What follows belongs to an exercise in optimizing a design on an open flow for small area; a production flow would make more cautious choices. In this exercise RTL edits were held to simulation tests only and were not proved equivalent to the original.

==> flow/design.v <==
module conv_pool (
    input  logic        clk,
    input  logic        rst,
    input  logic [127:0] image_4x4,                 
    input  logic [71:0]  conv_kernel_0,             
    input  logic [71:0]  conv_kernel_1,		    
    input  logic [71:0]  conv_kernel_2,
    input  logic [1:0]   shift,                     
    input  logic         input_re,                  
    input  logic [15:0]  input_addr,                
    output logic         output_we_0,               
    output logic [15:0]  output_addr_0,             
    output logic         output_we_1,
    output logic [15:0]  output_addr_1,
    output logic         output_we_2,
    output logic [15:0]  output_addr_2,
    output logic [7:0]   y_0,                       
    output logic [7:0]   y_1,
    output logic [7:0]   y_2
);
    logic [127:0] image_4x4_ffd;                 
    logic [71:0]  conv_kernel_0_ffd;             
    logic [71:0]  conv_kernel_1_ffd;
    logic [71:0]  conv_kernel_2_ffd;
    logic [1:0]   shift_ffd;                     
    logic         input_re_ffd;                  
    logic [15:0]  input_addr_ffd;                 
always_ff @(posedge clk, negedge rst) begin
    if (!rst) begin
        image_4x4_ffd     <= '0;
        conv_kernel_0_ffd <= '0;
        conv_kernel_1_ffd <= '0;
        conv_kernel_2_ffd <= '0;
        shift_ffd         <= '0;
        input_re_ffd      <= 1'b0;
        input_addr_ffd    <= '0;
    end else if (input_re) begin
        image_4x4_ffd     <= image_4x4;
        conv_kernel_0_ffd <= conv_kernel_0;
        conv_kernel_1_ffd <= conv_kernel_1;
        conv_kernel_2_ffd <= conv_kernel_2;
        shift_ffd         <= shift;
        input_re_ffd      <= input_re;
        input_addr_ffd    <= input_addr;
    end else begin
        image_4x4_ffd     <= image_4x4_ffd;
        conv_kernel_0_ffd <= conv_kernel_0_ffd;
        conv_kernel_1_ffd <= conv_kernel_1_ffd;
        conv_kernel_2_ffd <= conv_kernel_2_ffd;
        shift_ffd         <= shift_ffd;
        input_re_ffd      <= input_re_ffd;
        input_addr_ffd    <= input_addr_ffd;
    end
end
logic signed [21:0] c00_sum;
logic signed [21:0] c01_sum;
logic signed [21:0] c02_sum;
logic signed [21:0] c03_sum;
logic signed [21:0] c10_sum;
logic signed [21:0] c11_sum;
logic signed [21:0] c12_sum;
logic signed [21:0] c13_sum;
logic signed [21:0] c20_sum;
logic signed [21:0] c21_sum;
logic signed [21:0] c22_sum;
logic signed [21:0] c23_sum;
logic [7:0] c00_sat,c01_sat,c02_sat,c03_sat,
            c10_sat,c11_sat,c12_sat,c13_sat,
            c20_sat,c21_sat,c22_sat,c23_sat,
            max00,max01,max10,max11,max20,max21;
logic signed [21:0] c00_sum_shift, c01_sum_shift, c02_sum_shift,c03_sum_shift, c10_sum_shift, 
		c11_sum_shift, c12_sum_shift, c13_sum_shift, c20_sum_shift, c21_sum_shift, c22_sum_shift,c23_sum_shift;
logic signed [8:0] px;
always_comb begin
  c00_sum = 0; c01_sum = 0; c02_sum = 0; c03_sum = 0;
  c10_sum = 0; c11_sum = 0; c12_sum = 0; c13_sum = 0;
  c20_sum = 0; c21_sum = 0; c22_sum = 0; c23_sum = 0;
  for (int ky = 0; ky < 3; ky++) begin
    for (int kx = 0; kx < 3; kx++) begin
      px = $signed({1'b0, image_4x4_ffd[(ky)*32 + (kx)*8 +: 8]});
      c00_sum += (px * $signed({conv_kernel_0_ffd[((ky)*3 + (kx))*8 + 7], conv_kernel_0_ffd[((ky)*3 + (kx))*8 +: 8]}));
      c10_sum += (px * $signed({conv_kernel_1_ffd[((ky)*3 + (kx))*8 + 7], conv_kernel_1_ffd[((ky)*3 + (kx))*8 +: 8]}));
      c20_sum = c20_sum + (px * $signed({conv_kernel_2_ffd[((ky)*3 + (kx))*8 + 7], conv_kernel_2_ffd[((ky)*3 + (kx))*8 +: 8]}));
    end
  end
  for (int ky = 0; ky < 3; ky++) begin
    for (int kx = 0; kx < 3; kx++) begin
      px = $signed({1'b0, image_4x4_ffd[(ky)*32 + (kx+1)*8 +: 8]});
      c01_sum += (px * $signed({conv_kernel_0_ffd[((ky)*3 + (kx))*8 + 7], conv_kernel_0_ffd[((ky)*3 + (kx))*8 +: 8]}));
      c11_sum += (px * $signed({conv_kernel_1_ffd[((ky)*3 + (kx))*8 + 7], conv_kernel_1_ffd[((ky)*3 + (kx))*8 +: 8]}));
      c21_sum = c21_sum + (px * $signed({conv_kernel_2_ffd[((ky)*3 + (kx))*8 + 7], conv_kernel_2_ffd[((ky)*3 + (kx))*8 +: 8]}));
    end
  end
  for (int ky = 0; ky < 3; ky++) begin
    for (int kx = 0; kx < 3; kx++) begin
      px = $signed({1'b0, image_4x4_ffd[(ky+1)*32 + (kx)*8 +: 8]});
      c02_sum += (px * $signed({conv_kernel_0_ffd[((ky)*3 + (kx))*8 + 7], conv_kernel_0_ffd[((ky)*3 + (kx))*8 +: 8]}));
      c12_sum += (px * $signed({conv_kernel_1_ffd[((ky)*3 + (kx))*8 + 7], conv_kernel_1_ffd[((ky)*3 + (kx))*8 +: 8]}));
      c22_sum = c22_sum + (px * $signed({conv_kernel_2_ffd[((ky)*3 + (kx))*8 + 7], conv_kernel_2_ffd[((ky)*3 + (kx))*8 +: 8]}));
    end
  end
  for (int ky = 0; ky < 3; ky++) begin
    for (int kx = 0; kx < 3; kx++) begin
      px = $signed({1'b0, image_4x4_ffd[(ky+1)*32 + (kx+1)*8 +: 8]});
      c03_sum += (px * $signed({conv_kernel_0_ffd[((ky)*3 + (kx))*8 + 7], conv_kernel_0_ffd[((ky)*3 + (kx))*8 +: 8]}));
      c13_sum += (px * $signed({conv_kernel_1_ffd[((ky)*3 + (kx))*8 + 7], conv_kernel_1_ffd[((ky)*3 + (kx))*8 +: 8]}));
      c23_sum = c23_sum + (px * $signed({conv_kernel_2_ffd[((ky)*3 + (kx))*8 + 7], conv_kernel_2_ffd[((ky)*3 + (kx))*8 +: 8]}));
    end
  end
  c00_sum_shift = c00_sum >>> shift_ffd+3;
  c01_sum_shift = c01_sum >>> shift_ffd+3;
  c02_sum_shift = c02_sum >>> shift_ffd+3;
  c03_sum_shift = c03_sum >>> shift_ffd+3;
  c10_sum_shift = c10_sum >>> shift_ffd+3;
  c11_sum_shift = c11_sum >>> shift_ffd+3;
  c12_sum_shift = c12_sum >>> shift_ffd+3;
  c13_sum_shift = c13_sum >>> shift_ffd+3;
  c20_sum_shift = c20_sum >>> shift_ffd+3;
  c21_sum_shift = c21_sum >>> shift_ffd+3;
  c22_sum_shift = c22_sum >>> shift_ffd+3;
  c23_sum_shift = c23_sum >>> shift_ffd+3;
end
always_comb begin
  c00_sat = (c00_sum_shift < 0) ? 8'h00 :
               (c00_sum_shift > 255) ? 8'hFF :
               c00_sum_shift[7:0];
  c01_sat = (c01_sum_shift < 0) ? 8'h00 :
               (c01_sum_shift > 255) ? 8'hFF :
               c01_sum_shift[7:0];
  c02_sat = (c02_sum_shift < 0) ? 8'h00 :
               (c02_sum_shift > 255) ? 8'hFF :
               c02_sum_shift[7:0];
  c03_sat = (c03_sum_shift < 0) ? 8'h00 :
               (c03_sum_shift > 255) ? 8'hFF :
               c03_sum_shift[7:0];
  c10_sat = (c10_sum_shift < 0) ? 8'h00 :
               (c10_sum_shift > 255) ? 8'hFF :
               c10_sum_shift[7:0];
  c11_sat = (c11_sum_shift < 0) ? 8'h00 :
               (c11_sum_shift > 255) ? 8'hFF :
               c11_sum_shift[7:0];
  c12_sat = (c12_sum_shift < 0) ? 8'h00 :
               (c12_sum_shift > 255) ? 8'hFF :
               c12_sum_shift[7:0];
  c13_sat = (c13_sum_shift < 0) ? 8'h00 :
               (c13_sum_shift > 255) ? 8'hFF :
               c13_sum_shift[7:0];
  c20_sat = (c20_sum_shift < 0) ? 8'h00 :
               (c20_sum_shift > 255) ? 8'hFF :
               c20_sum_shift[7:0];
  c21_sat = (c21_sum_shift < 0) ? 8'h00 :
               (c21_sum_shift > 255) ? 8'hFF :
               c21_sum_shift[7:0];
  c22_sat = (c22_sum_shift < 0) ? 8'h00 :
               (c22_sum_shift> 255) ? 8'hFF :
               c22_sum_shift[7:0];
  c23_sat = (c23_sum_shift < 0) ? 8'h00 :
               (c23_sum_shift > 255) ? 8'hFF :
               c23_sum_shift[7:0];
end
logic [7:0] y0_dff,y1_dff,y2_dff;
always_comb begin
  max00 = (c00_sat > c01_sat) ? c00_sat : c01_sat;
  max01 = (c02_sat > c03_sat) ? c02_sat : c03_sat;
  y0_dff = (max00 > max01) ? max00 : max01;
  max10 = (c10_sat > c11_sat) ? c10_sat : c11_sat;
  max11 = (c12_sat > c13_sat) ? c12_sat : c13_sat;
  y1_dff = (max10 > max11) ? max10 : max11;
  max20 = (c20_sat > c21_sat) ? c20_sat : c21_sat;
  max21 = (c22_sat > c23_sat) ? c22_sat : c23_sat;
  y2_dff = (max20 > max21) ? max20 : max21;
end
logic [15:0] output_addr_0_dff,output_addr_1_dff,output_addr_2_dff;
always_ff @(posedge clk, negedge rst)begin
  if(!rst)begin
    output_addr_0 <= 16'hFFFC;
    output_addr_1 <= 16'hFFFC;
    output_addr_2 <= 16'hFFFC;
  end else begin
    output_addr_0 <= output_addr_0+1;
    output_addr_1 <= output_addr_2+1;
    output_addr_2 <= output_addr_2+1;
  end
end
logic [3:0] output_we_0_offset,output_we_1_offset,output_we_2_offset;
always_ff @(posedge clk, negedge rst) begin
if(!rst)begin
  y_0 <= '0;
  y_1 <= '0;
  y_2 <= '0;
  output_we_0_offset <= 4'b0100;
  output_we_1_offset <= 4'b0100;
  output_we_2_offset <= 4'b0100;
end else if (output_we_0_offset[3] == 1) begin
  y_0 <= y0_dff;
  y_1 <= y1_dff;
  y_2 <= y2_dff;
  output_we_0_offset <= output_we_0_offset;
  output_we_1_offset <= output_we_1_offset;
  output_we_2_offset <= output_we_2_offset;
end else begin
  y_0 <= y0_dff;
  y_1 <= y1_dff;
  y_2 <= y2_dff;
  output_we_0_offset <= output_we_0_offset+1;
  output_we_1_offset <= output_we_1_offset+1;
  output_we_2_offset <= output_we_2_offset+1;
end
end
assign output_we_0 = output_we_0_offset[3];
assign output_we_1 = output_we_1_offset[3];
assign output_we_2 = output_we_2_offset[3];
endmodule
==> flow/run.sh <==
#!/bin/bash
# synth_recipe.tcl (not shown) runs the flow's synth.tcl, then flattens the netlist and writes it again
# the make line also repeats each setting of config.mk as NAME=value (left out here)
make -C /OpenROAD-flow-scripts/flow DESIGN_CONFIG=/design/flow/config.mk WORK_HOME=/design/flow/orfs CLKGATE_MAP_FILE= SYNTH_SCRIPT=/design/flow/synth_recipe.tcl finish
==> flow/config.mk <==
export PLATFORM = sky130hd
export DESIGN_NAME = conv_pool
export DESIGN_NICKNAME = conv_pool
export VERILOG_FILES = /design/flow/design.v
export SDC_FILE = /design/flow/constraint.sdc
export NUM_CORES = 8
export LEC_CHECK = 0
export CAP_MARGIN = 20
export CORE_MARGIN = 2
export CORE_UTILIZATION = 40
export SLEW_MARGIN = 20
==> flow/constraint.sdc <==
create_clock -name core_clock -period 15.0 [get_ports {clk}]
set_input_delay 3.0000 -clock core_clock [delete_from_list [all_inputs] [get_ports {clk}]]
set_output_delay 3.0000 -clock core_clock [all_outputs]
set_load 0.01 [all_outputs]
==> qor.csv <==
metric;value;unit
end-of-flow core utilization;43.2;%
capturing element of the worst setup path;y_2[5];
Top Usage Layer GRT;met2;
pin count of the biggest net entering global routing;116;
Fin Clk Skew;0.0884;ns
total area of sequential cells;10800;um^2
transition at the pin with the smallest max-transition slack;1.27;ns
number of instances in the synthesized netlist;31800;
max_slew headroom;15.6;%
GR Util met2;54.8;%
startpoint type of the worst setup path;register;
Final non-clock buffer share;4.18;%
number of enable-type register cells in the synthesized netlist;0;
sum of net half-perimeters after detailed placement;1060000;um
Max Clock Freq;69.3;MHz
first-pass iteration count of the detailed router;6;
die outline area;736000;um^2
wire length of the first global-routing pass;1770000;um
max-capacitance violation count;0;
post-synthesis share of cell area spent on full adders, half adders and majority gates;62.2;%
Resized Gates After CTS;0;
Synthesized Nets;42500;
pre-CTS setup slack;0.840;ns
Synth-to-Final Area Change;7.70;%
layout multi-input combinational cell count;20400;
most common cell after layout, fill and taps aside;inv_1;
clock-cell share of area;0.839;%
multi-input logic portion of the cell area;76.4;%
number of placed instances with taps included;41300;
synthesized cell area;292000;um^2
arrival time of the worst setup path;15.29;ns
drt via density;5.19;
async set-reset flop share out of synthesis;100;%
cell kind with the greatest summed area;multi-input gates;
most area-hungry cell type in the Yosys netlist;fa_1;
Worst path depth;46;
largest fanout of any net on the critical path;34;
number of global-route vias before repair;231000;
most common cell in the synthesized netlist;inv_1;
Initial Utilization;40.1;%
Final nets;42500;
Non-Filler Instances;41500;
bufs w/o clock;1458;
minimum setup slack in the final design;0.579;ns
kind of cell adding the most delay to the critical path;adder cells;
total setup violations reported at the end of the flow;0;
CTS H-tree depth;3;
warning count from the yosys run;1;
R2R Path Start;image_4x4_ffd[76];
proportion of netlist area held by the largest area contributor;47.0;%
worst setup path class;reg -> reg;
# clk buffers;94;
largest cells by area after synthesis;fa_1, ha_1, inv_1;
share of final-layout standard cells stronger than drive strength 1;5.73;%
First DRT Iteration DRCs;18400;
RSZ-0062 raised after global routing;no;
routed wire length on met2;573000;um
number of post-CTS setup repair buffers;0;
final antenna diode count;88;
clock tree buffer depth;4;
met1 usage;39.8;%
final worst hold slack;0.476;ns
number of non-clock inverters;9406;
main combinational cell family by area after synthesis;adder cells;
Crit. End Element;register;
buffer type at the clock tree root;clkbuf_16;
reg-to-reg critical path endpoint;y_2[5];
number of DRC violations after detailed routing;0;
floorplan core area;726000;um^2
number of stages on the worst hold path;1;
share of the synthesized area in compound gates (AO/OA/AOI/OAI);2.94;%
remaining antenna violation count;0;
hold-fix buffer count after cts;0;
number of buffers created by CTS;77;
Register-to-Register Setup Slack;0.58;ns
Remaining Overflow, GRT;0;
Critical Path RT;15.87;ns
ranking of synthesized cells by instance count;inv_1, fa_1, and2_1;
sequential cell count;414;
number of distinct standard cells referenced by the synthesized netlist;105;
Final Hold Vio Count;0;
total negative slack for setup checks;0;ns
number of flip-flops in the largest register;128;
TritonCTS Sinks;414;
Routed met1 length;442000;um
Post-Synth XOR/XNOR Area;0.602;%
routing usage on met3;5.09;%
Port-buffer cells;423;
count of final max-slew check failures;0;
initial antenna violation count;138;
top register by number of flip-flops;image_4x4_ffd;
chip width;858;um
I/O Pins;440;
Routed met3 length;86300;um
fillcell total;71900;
Clock Pin Slew Worst Setup and Hold Paths;0.06;ns
hold worst-path end;output_we_1_offset[3];
global placer's final weighted congestion;1.02;
slowest cell on the critical path;a2111oi_1;
critical path's most frequent cell;fa_1;
die extent in y;858;um
total placed instance area;311000;um^2
Crit path buffers/inverters;5;
cells on worst reg2reg path;46;
simple-gate share of the synthesized area;14.5;%
most frequent cells in the layout;inv_1, fa_1, and2_1, ha_1, nand2_1;
dominant register cell in the synthesized netlist;dfrtp_1;
Hold Crit Class;reg -> reg;
startpoint of the most critical hold path;output_we_1_offset[3];
mux cell area share after synthesis;1.98;%
Critical Path Source;image_4x4_ffd[76];
TritonCTS clock tree;built;
tap cell count;9607;
crit share post-route;96.1;%
post-synthesis area per instance;9.17;um^2
crit path time final;14.42;ns
Yosys reg bits;414;
run status;no timing/DRC/antenna violations;
sequential-to-total area share from yosys stat;3.57;%
slowest stage delay, CP;0.97;ns
area used by multi-input combinational logic;240000;um^2
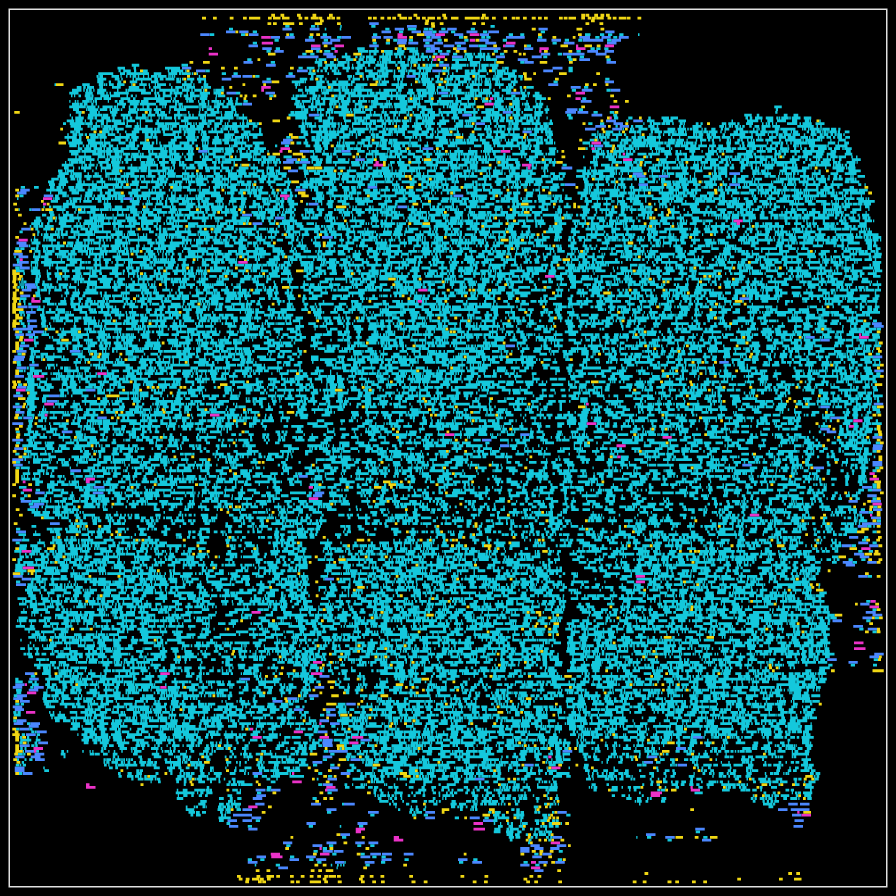
*Placed cells, one color a class*
legend:
  sequential cells:
    color: blue
    cells: 414
    share_of_their_area: 3.6%
  combinational and other logic:
    color: cyan
    cells: 29800
    share_of_their_area: 91%
  remaining buffers and delay cells:
    color: yellow
    cells: 1458
    share_of_their_area: 4.3%
  clock drivers and dummy loads:
    color: magenta
    cells: 136
    share_of_their_area: 0.87%
row count: 313
post-route design area: 314000 um^2
sequential cell area share: 3.42%

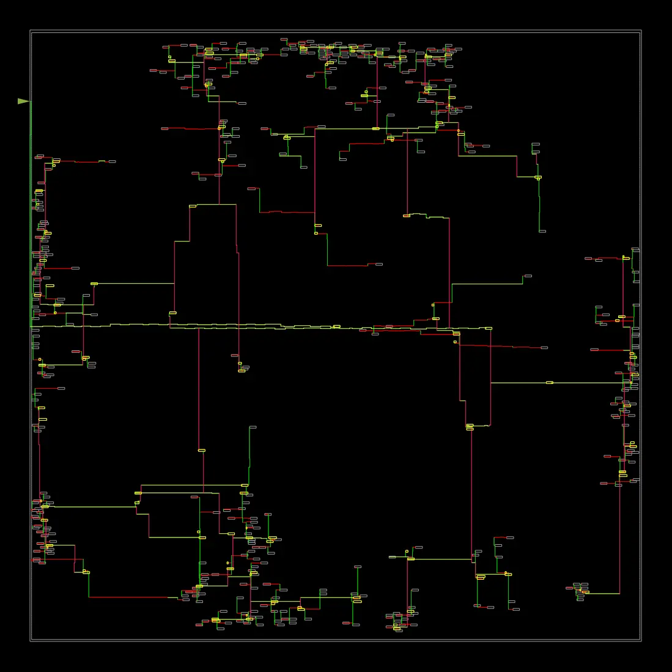
*Clock wiring as the flow saved it*
latest clock arrival within the worst-skew pair: 0.99 ns

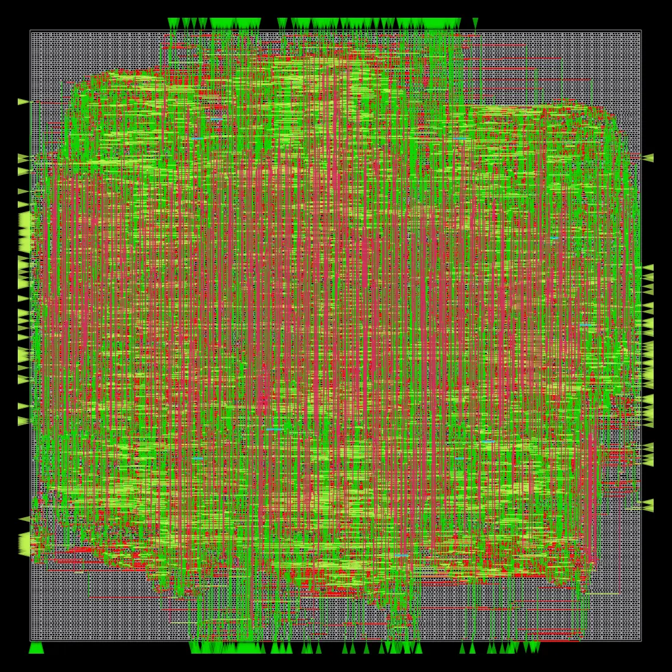
*Wires after detailed routing*
sum of routed wire length over all layers: 1260000 um
top routing layer in use: met5

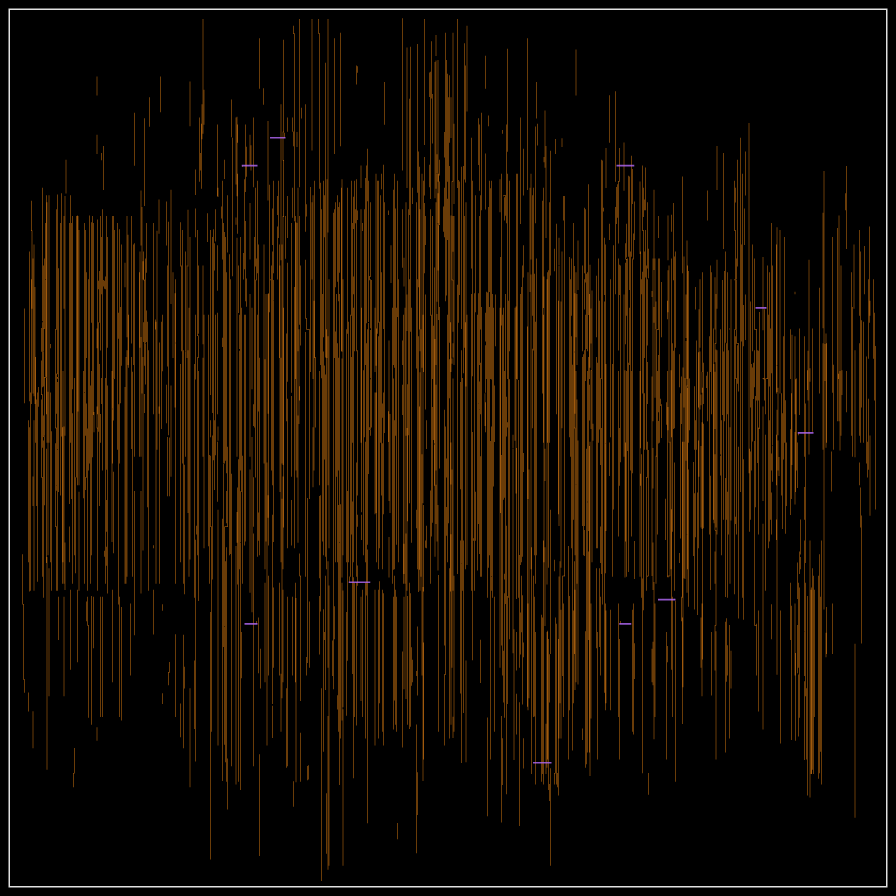
*Routed metal, one color a layer*
Only two layers are drawn.
legend:
  metal 4:
    color: orange
    wire_length: 157 mm
  metal 5:
    color: purple
    wire_length: 139 um
routed wirelength normalized by instance count: 30.3 um
vias post-DR: 215000
aggregate global-route resource usage: 34.5%

## static timing again, ports no longer ideal
No port has a modelled driver above. Below, the same layout with a new extraction and two added sets of constraints.
Step 1 assumes that a clkbuf_16 drives the clock port and a buf_2 every other input.
Step 2, shift: input delay + t, output delay - t, t = (earliest + latest rising clock arrival at the registers) / 2. This alone moves slack from input paths to output paths.
a / b / c = ideal / step 1 / step 2; a / b = the first two.
t, ns: 1.063
setup slack, ns: 0.579 / 0.579 / 0.579
worst setup path after step 2: register to register
worst data-port slew with drivers (ns): 0.16
After both steps setup and hold are still met in this run. For this run, drivers alone change the setup slack by 0.000 ns; drivers and shift together by 0.000 ns.
